What follows belongs to an exercise in optimizing a design on an open flow for small area, a short achievable clock period and few clock cycles per item; a production flow would make more cautious choices.
Where RTL was checked, it was by simulation tests only, not by an equivalence proof against the original.
Some runs may be left out. An edit can pass the tests and still lose a function that they never use.
Only the layout flow was run in run 2; the RTL was not checked for function there.

--- run.sh ---
#!/bin/bash
# synth_recipe.tcl (not shown) runs the flow's synth.tcl, then flattens the netlist and writes it again
# the make line also repeats each setting of config.mk as NAME=value (left out here)
make -C /OpenROAD-flow-scripts/flow DESIGN_CONFIG=/design/flow/config.mk WORK_HOME=/design/flow/orfs CLKGATE_MAP_FILE= SYNTH_SCRIPT=/design/flow/synth_recipe.tcl finish
--- config.mk ---
export PLATFORM = sky130hd
export DESIGN_NAME = fpmul64
export DESIGN_NICKNAME = fpmul64
export VERILOG_FILES = /design/flow/design.v
export SDC_FILE = /design/flow/constraint.sdc
export NUM_CORES = 8
export LEC_CHECK = 0
export CAP_MARGIN = 20
export CORE_MARGIN = 2
export CORE_UTILIZATION = 40
export SLEW_MARGIN = 20
--- constraint.sdc ---
create_clock -name core_clock -period 16.0 [get_ports {clk}]
set_input_delay 3.2000 -clock core_clock [delete_from_list [all_inputs] [get_ports {clk}]]
set_output_delay 3.2000 -clock core_clock [all_outputs]
set_load 0.01 [all_outputs]
--- design.v ---
module fpmul #(
    parameter DWIDTH = 32,
    parameter EWIDTH = 8,
    parameter MWIDTH = 23
)(
    input  clk,
    input  rst,
    input  valid,
    input  [DWIDTH-1:0] a,
    input  [DWIDTH-1:0] b,
    output reg [DWIDTH-1:0] result,
    output reg [2:0] fex,   
    output reg done
);
    localparam BIAS = (1 << (EWIDTH-1)) - 1;
    localparam MAX_EXP = (1 << EWIDTH) - 1;
    reg signed [EWIDTH:0] expa_s0, expb_s0;
    reg [MWIDTH-1:0] mana_s0, manb_s0;
    reg sign_a_s0, sign_b_s0;
    reg valid_s0, valid_s1, valid_s2;
    always @(posedge clk or posedge rst) begin
        if (rst) begin
            expa_s0 <= 0; expb_s0 <= 0;
            mana_s0 <= 0; manb_s0 <= 0;
            sign_a_s0 <= 0; sign_b_s0 <= 0;
            valid_s0 <= 0;
        end else if (valid) begin
            expa_s0 <= {1'b0, a[DWIDTH-2 : MWIDTH]};
            expb_s0 <= {1'b0, b[DWIDTH-2 : MWIDTH]};
            mana_s0 <= a[MWIDTH-1:0];
            manb_s0 <= b[MWIDTH-1:0];
            sign_a_s0 <= a[DWIDTH-1];
            sign_b_s0 <= b[DWIDTH-1];
            valid_s0 <= 1;
        end else begin
            valid_s0 <= valid;
        end
    end
    wire isnan_a     = (expa_s0[EWIDTH-1:0] == MAX_EXP) && (mana_s0 != 0);
    wire isnan_b     = (expb_s0[EWIDTH-1:0] == MAX_EXP) && (manb_s0 != 0);
    wire isinf_a     = (expa_s0[EWIDTH-1:0] == MAX_EXP) && (mana_s0 == 0);
    wire isinf_b     = (expb_s0[EWIDTH-1:0] == MAX_EXP) && (manb_s0 == 0);
    wire issubnorm_a = (expa_s0[EWIDTH-1:0] == 0) && (mana_s0 != 0);
    wire issubnorm_b = (expb_s0[EWIDTH-1:0] == 0) && (manb_s0 != 0);
    wire iszero_a    = (expa_s0[EWIDTH-1:0] == 0) && (mana_s0 == 0);
    wire iszero_b    = (expb_s0[EWIDTH-1:0] == 0) && (manb_s0 == 0);
    wire [MWIDTH:0] mana_full = issubnorm_a ? {1'b0, mana_s0} : {1'b1, mana_s0};
    wire [MWIDTH:0] manb_full = issubnorm_b ? {1'b0, manb_s0} : {1'b1, manb_s0};
    function [5:0] count_leading_zeros;
        input [MWIDTH:0] mantissa;
        integer i;
        reg found;
        begin
            found = 0;
            count_leading_zeros = MWIDTH;
            for (i = MWIDTH; i >= 0; i = i - 1) begin
                if (mantissa[i] == 1'b1 && !found) begin
                    count_leading_zeros = MWIDTH - i;
                    found = 1;
                end
            end
        end
    endfunction
    function [5:0] priority_encode_product;
        input [2*(MWIDTH+1)-1:0] product;
        integer i;
        reg found;
        begin
            priority_encode_product = 1;
            found = 0;
            for (i = 2*(MWIDTH+1)-2; i >= 2*(MWIDTH+1)-2-MWIDTH; i = i - 1) begin
                if ((product[i] == 1'b1) && !found) begin
                    priority_encode_product = (2*(MWIDTH+1)-2) - i;
                    found = 1;
                end else if ((i == 2*(MWIDTH+1)-2-MWIDTH) && !found) begin
                    priority_encode_product = MWIDTH + 1;
                    found = 1;
                end
            end
        end
    endfunction
    wire [5:0] lz_count_a = issubnorm_a ? count_leading_zeros(mana_full) : 0;
    wire [5:0] lz_count_b = issubnorm_b ? count_leading_zeros(manb_full) : 0;
    wire [MWIDTH:0] mana_norm = issubnorm_a ? (mana_full << lz_count_a) : mana_full;
    wire [MWIDTH:0] manb_norm = issubnorm_b ? (manb_full << lz_count_b) : manb_full;
    wire special_case = isnan_a || isnan_b || isinf_a || isinf_b || iszero_a || iszero_b;
    reg [DWIDTH-1:0] special_result;
    reg [2:0] special_fex;
    reg special_case_s0, special_case_s1, special_case_s2;
    always @(*) begin
        special_result = 0;
        special_fex = 3'b000;
        if (isnan_a || isnan_b) begin
            special_result = {1'b0, {EWIDTH{1'b1}}, 1'b1, {(MWIDTH-1){1'b0}}};
            special_fex = 3'b000;
        end
        else if ((iszero_a && isinf_b) || (isinf_a && iszero_b)) begin
            special_result = {1'b0, {EWIDTH{1'b1}}, 1'b1, {(MWIDTH-1){1'b0}}};
            special_fex = 3'b000;
        end
        else if (isinf_a || isinf_b) begin
            special_result = {sign_a_s0 ^ sign_b_s0, {EWIDTH{1'b1}}, {MWIDTH{1'b0}}};
            special_fex = 3'b000;
        end
        else if (iszero_a || iszero_b) begin
            special_result = {sign_a_s0 ^ sign_b_s0, {(EWIDTH+MWIDTH){1'b0}}};
            special_fex = 3'b000;
        end
    end
    reg sign_result_s1;
    reg signed [EWIDTH+1:0] exp_result_s1;
    reg [2*(MWIDTH+1)-1:0] man_product_s1;
    reg [DWIDTH-1:0] special_result_s1;
    reg [2:0] special_fex_s1;
    always @(posedge clk or posedge rst) begin
        if (rst) begin
            valid_s1 <= 0;
            special_case_s1 <= 0;
            sign_result_s1 <= 0;
            exp_result_s1 <= 0;
            man_product_s1 <= 0;
            special_result_s1 <= 0;
            special_fex_s1 <= 0;
        end else begin
            valid_s1 <= valid_s0;
            special_case_s1 <= special_case;
            special_result_s1 <= special_result;
            special_fex_s1 <= special_fex;
            if (valid_s0) begin
                sign_result_s1 <= sign_a_s0 ^ sign_b_s0;
                man_product_s1 <= mana_norm * manb_norm;
                if (special_case) begin
                    exp_result_s1 <= 0;
                end else begin
                    if (issubnorm_a && issubnorm_b) begin
                        exp_result_s1 <= 0;
                    end else if (issubnorm_a) begin
                        exp_result_s1 <= expb_s0 + 1 - BIAS - lz_count_a;
                    end else if (issubnorm_b) begin
                        exp_result_s1 <= expa_s0 + 1 - BIAS - lz_count_b;
                    end else begin
                        exp_result_s1 <= expa_s0 + expb_s0 - BIAS;
                    end
                end
            end
        end
    end
    reg sign_result_s2;
    reg [EWIDTH-1:0] exp_final_s2;
    reg [MWIDTH-1:0] man_final_s2;
    reg [2:0] fex_s2;
    wire [5:0] lz_count_product;
    wire [2*(MWIDTH+1)-1:0] normalized_product;
    wire signed [EWIDTH+1:0] normalized_exp;
    wire [MWIDTH:0] mantissa_rounded;
    wire [MWIDTH:0] subnormal_mantissa;
    wire guard_bit, round_bit, sticky_bit;
    wire should_round_up;
    assign lz_count_product = priority_encode_product(man_product_s1);
    wire product_overflow = man_product_s1[2*(MWIDTH+1)-1];
    wire product_underflow = !man_product_s1[2*(MWIDTH+1)-1] && !man_product_s1[2*(MWIDTH+1)-2] && (man_product_s1 != 0);
    assign normalized_product = product_overflow ? (man_product_s1 >> 1) :
                            product_underflow ? (man_product_s1 << (lz_count_product > exp_result_s1 ? exp_result_s1[5:0] : lz_count_product)) :
                            man_product_s1;
    assign normalized_exp = product_overflow ? (exp_result_s1 + 1) :
                        product_underflow ? (exp_result_s1 - (lz_count_product > exp_result_s1 ? exp_result_s1[5:0] : lz_count_product)) :
                        exp_result_s1;
    assign mantissa_rounded = normalized_product[2*(MWIDTH+1)-2 : 2*(MWIDTH+1)-2-MWIDTH];
    assign guard_bit = normalized_product[2*(MWIDTH+1)-2-MWIDTH-1];
    assign round_bit = normalized_product[2*(MWIDTH+1)-2-MWIDTH-2];
    assign sticky_bit = |normalized_product[2*(MWIDTH+1)-2-MWIDTH-3:0];
    assign should_round_up = 0;
    wire is_subnormal = (normalized_exp <= 0);
    wire [5:0] subnormal_shift = is_subnormal ? (1 - normalized_exp) : 0;
    assign subnormal_mantissa = mantissa_rounded >> subnormal_shift;
    always @(posedge clk or posedge rst) begin
        if (rst) begin
            valid_s2 <= 0;
            special_case_s2 <= 0;
            sign_result_s2 <= 0;
            exp_final_s2 <= 0;
            man_final_s2 <= 0;
            fex_s2 <= 0;
        end else begin
            valid_s2 <= valid_s1;
            special_case_s2 <= special_case_s1;
            if (valid_s1) begin
                if (special_case_s1) begin
                    sign_result_s2 <= special_result_s1[DWIDTH-1];
                    exp_final_s2 <= special_result_s1[DWIDTH-2:MWIDTH];
                    man_final_s2 <= special_result_s1[MWIDTH-1:0];
                    fex_s2 <= special_fex_s1;
                end else begin
                    sign_result_s2 <= sign_result_s1;
                    fex_s2 <= 3'b000; 
                    if (normalized_exp >= MAX_EXP) begin
                        exp_final_s2 <= {EWIDTH{1'b1}};  
                        man_final_s2 <= {MWIDTH{1'b0}}; 
                        fex_s2 <= 3'b100; 
                    end
                    else if (normalized_exp < -(MWIDTH)) begin
                        exp_final_s2 <= {EWIDTH{1'b0}};
                        man_final_s2 <= {MWIDTH{1'b0}};
                        fex_s2 <= 3'b010;  
                    end
                    else if (is_subnormal) begin
                        exp_final_s2 <= {EWIDTH{1'b0}};
                        if (should_round_up && (subnormal_mantissa != {(MWIDTH+1){1'b1}})) begin
                            man_final_s2 <= subnormal_mantissa[MWIDTH-1:0] + 1;
                        end else begin
                            man_final_s2 <= subnormal_mantissa[MWIDTH-1:0];
                        end
                        fex_s2[1] <= 1'b1; 
                        if (guard_bit || round_bit || sticky_bit) begin
                            fex_s2[0] <= 1'b1; 
                        end
                    end
                    else begin
                        if (should_round_up) begin
                            if (mantissa_rounded == {(MWIDTH+1){1'b1}}) begin
                                if ((normalized_exp + 1) >= MAX_EXP) begin
                                    exp_final_s2 <= {EWIDTH{1'b1}};
                                    man_final_s2 <= {MWIDTH{1'b0}};
                                    fex_s2 <= 3'b100;
                                end else begin
                                    exp_final_s2 <= normalized_exp[EWIDTH-1:0] + 1;
                                    man_final_s2 <= {MWIDTH{1'b0}};
                                    fex_s2 <= 3'b001;   
                                end
                            end else begin
                                exp_final_s2 <= normalized_exp[EWIDTH-1:0];
                                man_final_s2 <= mantissa_rounded[MWIDTH-1:0] + 1;
                                fex_s2 <= 3'b1;   
                            end
                        end else begin
                            exp_final_s2 <= normalized_exp[EWIDTH-1:0];
                            man_final_s2 <= mantissa_rounded[MWIDTH-1:0];
                            if (guard_bit || round_bit || sticky_bit) begin
                                fex_s2 <= 3'b1;   
                            end
                        end
                    end
                end
            end
        end
    end
    always @(posedge clk or posedge rst) begin
        if (rst) begin
            result <= 0;
            fex <= 0;
            done <= 0;
        end else begin
            done <= valid_s2;
            if (valid_s2) begin
                result <= {sign_result_s2, exp_final_s2, man_final_s2};
                fex <= fex_s2;
            end
        end
    end
endmodule
module fpmul64 (
    input         clk,
    input         rst,
    input         valid,
    input  [63:0] a,
    input  [63:0] b,
    output [63:0] result,
    output [2:0]  fex,
    output        done
);
    fpmul #(
        .DWIDTH(64),
        .EWIDTH(11),
        .MWIDTH(52)
    ) u_mul (
        .clk(clk),
        .rst(rst),
        .valid(valid),
        .a(a),
        .b(b),
        .result(result),
        .fex(fex),
        .done(done)
    );
endmodule
Fig. 1: run 1, cell placement
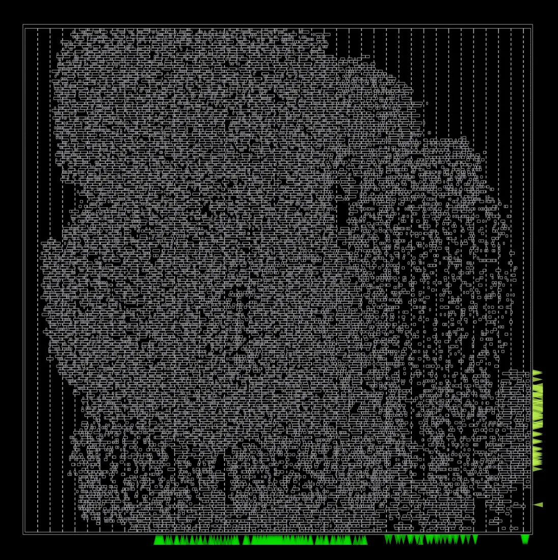
FILL cells: 31.3k
final core occ: 43.4%
num sequential: 390
Cell Rows: 205

Fig. 2: run 1, clock network drawn from the DEF
(1 px per um)
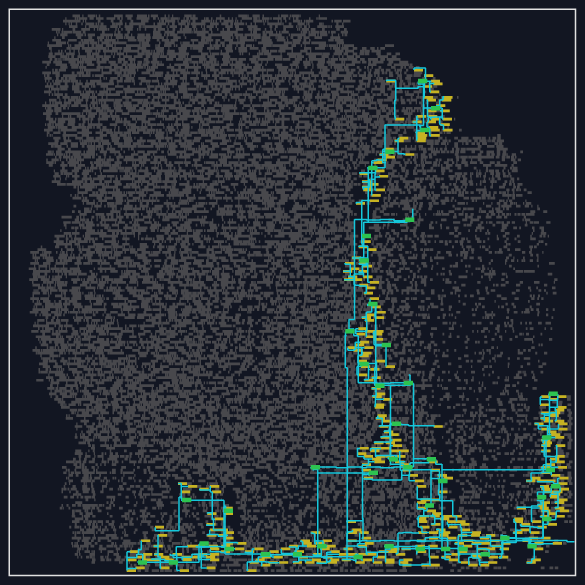
green -> clock-net drivers  # count 45
yellow -> flip-flops  # count 390
cyan -> clock wires  # length 6730 um
routed clock nets = 46
Post-Route Skew: 0.0528 ns
Skew-Pair Late Insertion Delay: 0.67 ns

==> results.yml, run 1 <==
setup_path:
  cp_slowest_cell: "or4_1"
  r2r_end: "u_mul.man_product_s1[102]$_DFFE_PP0P_"
  worstPathRequired_ns: 16.51
  reg2reg_from: "u_mul.mana_s0[17]$_DFFE_PP0P_"
  rr_worst_depth: 52
global_routing:
  gr-usage-met2_pct: 52.1
  top_usage_layer: "met2"
  use_met1_pct: 47.6
  grt_max_degree: 96
  grt_pass1_wl_mm: 818
  grtUsageTotal_pct: 35.4
  gr-usage-met3_pct: 9.05
cells_and_area:
  seq_area_um2: 9770
  antenna_cells: 10
  top_register: "u_mul.man_product_s1"
  signal_buffers: 727
  layout-drive-gt1-share_pct: 7.84
  nets: 17900
drt:
  dr_wl_met3_mm: 63.6
  drt_iter0_markers: 12200
status:
  status: "finished clean"
placement:
  dp.cells: 18700
  routabilityCongestion: 1.05
clock_network:
  cts_resized: 0
  clock-sinks: 390
  clockBufferDepth: 3
  clk_pin_slew_ns: 0.06
  cts_htree_levels: 2
sta:
  fmax_mhz: 64.9
  setup_viol: 0
synth:
  syn_inst: 14900
  yosys.cell_types.count: 120
  synth_xor_area_share_pct: 1.16
  synth-adder-area-share_pct: 46.9
floorplan:
  pin_count: 199
  chipWidth_um: 565
  die-area_um2: 319000
Testbench counts for the RTL of run 1, summed over its fixed seeds: cycles 32,024, items 32,000.
Fig. 3: run 1, pin placement
(0.5 px per um) Pins as bars across the die edge, other pins in grey.
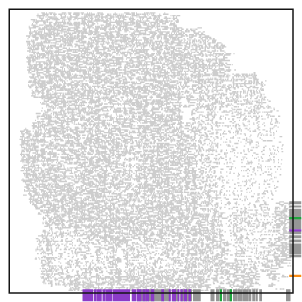
orange -> clk  # pins 1, direction input, edge right
green -> fex  # pins 3, direction output, edge 2 bottom, 1 right
purple -> a  # pins 64, direction input, edge 63 bottom, 1 right
all pins by edge = 152 bottom, 47 right

--- run 2: outline of the changes from run 1 ---
design.v: 285 -> 4959 lines; modules unchanged: 0
  fpmul: edited, 260 -> 4938 lines
  fpmul64: edited, 25 -> 21 lines
==> module fpmul64 as of run 2 <==
module fpmul64 (
    input         clk,
    input         rst,
    input         valid,
    input  [63:0] a,
    input  [63:0] b,
    output [63:0] result,
    output [2:0]  fex,
    output        done
);
    fpmul u_mul (
        .clk(clk),
        .rst(rst),
        .valid(valid),
        .a(a),
        .b(b),
        .result(result),
        .fex(fex),
        .done(done)
    );
endmodule
==> results.yml, run 2 <==
cells_and_area:
  nets: 16800
  signal_buffers: 573
  seq_area_um2: 11300
  nFillCells: 30600
  antenna_cells: 35
  layout-drive-gt1-share_pct: 5.66
clock_network:
  cts_htree_levels: 3
  clk_pin_slew_ns: 0.07
  clkLatencyLatePin_ns: 0.81
  cts_resized: 0
synth:
  synth_xor_area_share_pct: 1.61
  syn_inst: 16600
  synth-adder-area-share_pct: 27.4
  yosys.cell_types.count: 112
sta:
  setup_viol: 0
  skew_ns: 0.119
  fmax_mhz: 118
floorplan:
  chipWidth_um: 549
  pin_count: 199
setup_path:
  reg2reg_from: "u_mul.r2_s[84]$_DFF_P_"
  worstPathRequired_ns: 16.66
  cp_slowest_cell: "o31ai_1"
drt:
  dr_wl_met3_mm: 92.7
  drt_iter0_markers: 22200
global_routing:
  top_usage_layer: "met2"
  use_met1_pct: 48.1
  grt_pass1_wl_mm: 865
  gr-usage-met2_pct: 54.8
placement:
  dp.cells: 19000
status:
  status: "finished clean"
Fig. 4: run 2, clock network drawn from the DEF
(1 px per um)
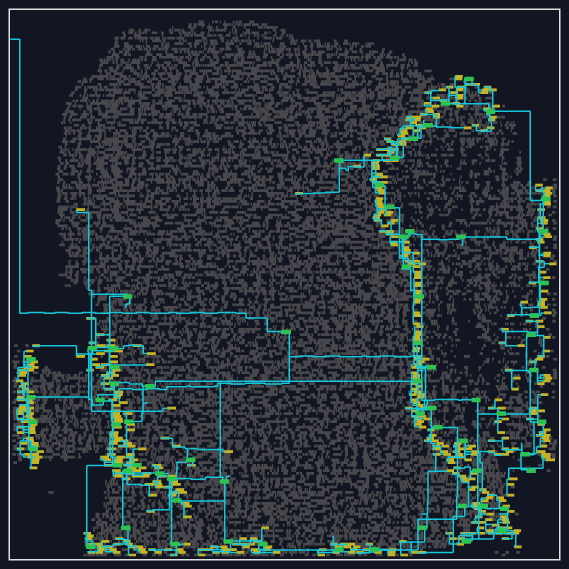
cyan -> clock wires  # length 9840 um
yellow -> flip-flops  # count 547
green -> clock-net drivers  # count 68
flops lie = all over the die

Fig. 5: run 2, pin placement
Pins as bars across the die edge, other pins in grey.
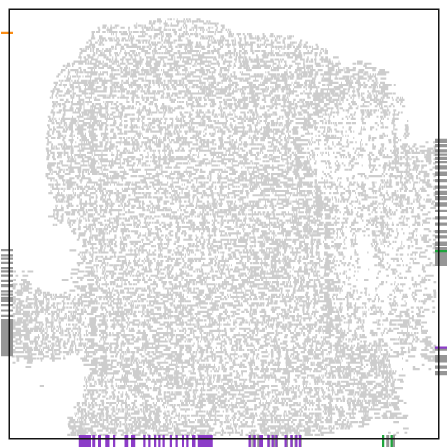
orange -> clk  # pins 1, direction input, edge left
purple -> a  # pins 64, direction input, edge 63 bottom, 1 right
green -> fex  # pins 3, direction output, edge 2 bottom, 1 right
all pins by edge = 80 bottom, 66 right, 53 left

Fig. 6: run 2, placement density heat map
The die is cut into 27 by 27 equal tiles; dark blue is low, red is high, 0 to 100% covered.
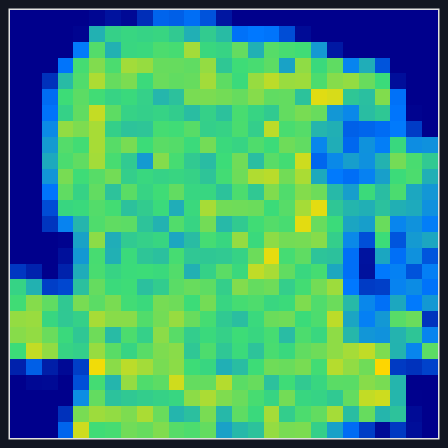
nearly empty tiles = 14%
mean over tiles = 39%
fullest tile = 76%
tiles over 75% full = 0.10%
CORE AREA: 296000 um^2
final core occ: 41.8%
Initial Utilization: 40.1%

what the ideal ports hide:
How much do the figures lean on ideal ports? The routed layouts below were timed once more, with nothing changed but the port constraints.
Step 1 (the two cells are an assumption about what drives the block):
set clk [get_ports {clk}]
set_driving_cell -lib_cell sky130_fd_sc_hd__clkbuf_16 $clk
set_driving_cell -lib_cell sky130_fd_sc_hd__buf_2 [delete_from_list [all_inputs] $clk]
Step 2 also shifts input and output timing later by t, the mid clock arrival at the registers, as if the neighbouring blocks saw the same clock.
a / b / c = no drivers / after step 1 / after step 2; a / b = the first two.
| run | t, ns | setup WS [ns] | worst setup path after step 2 |
|---|---|---|---|
| run 1 | 0.742 | 0.588 / 0.588 / 0.588 | register to register |
| run 2 | 0.859 | 7.512 / 7.512 / 7.512 | register to register |
After both steps every run listed still meets setup and hold.
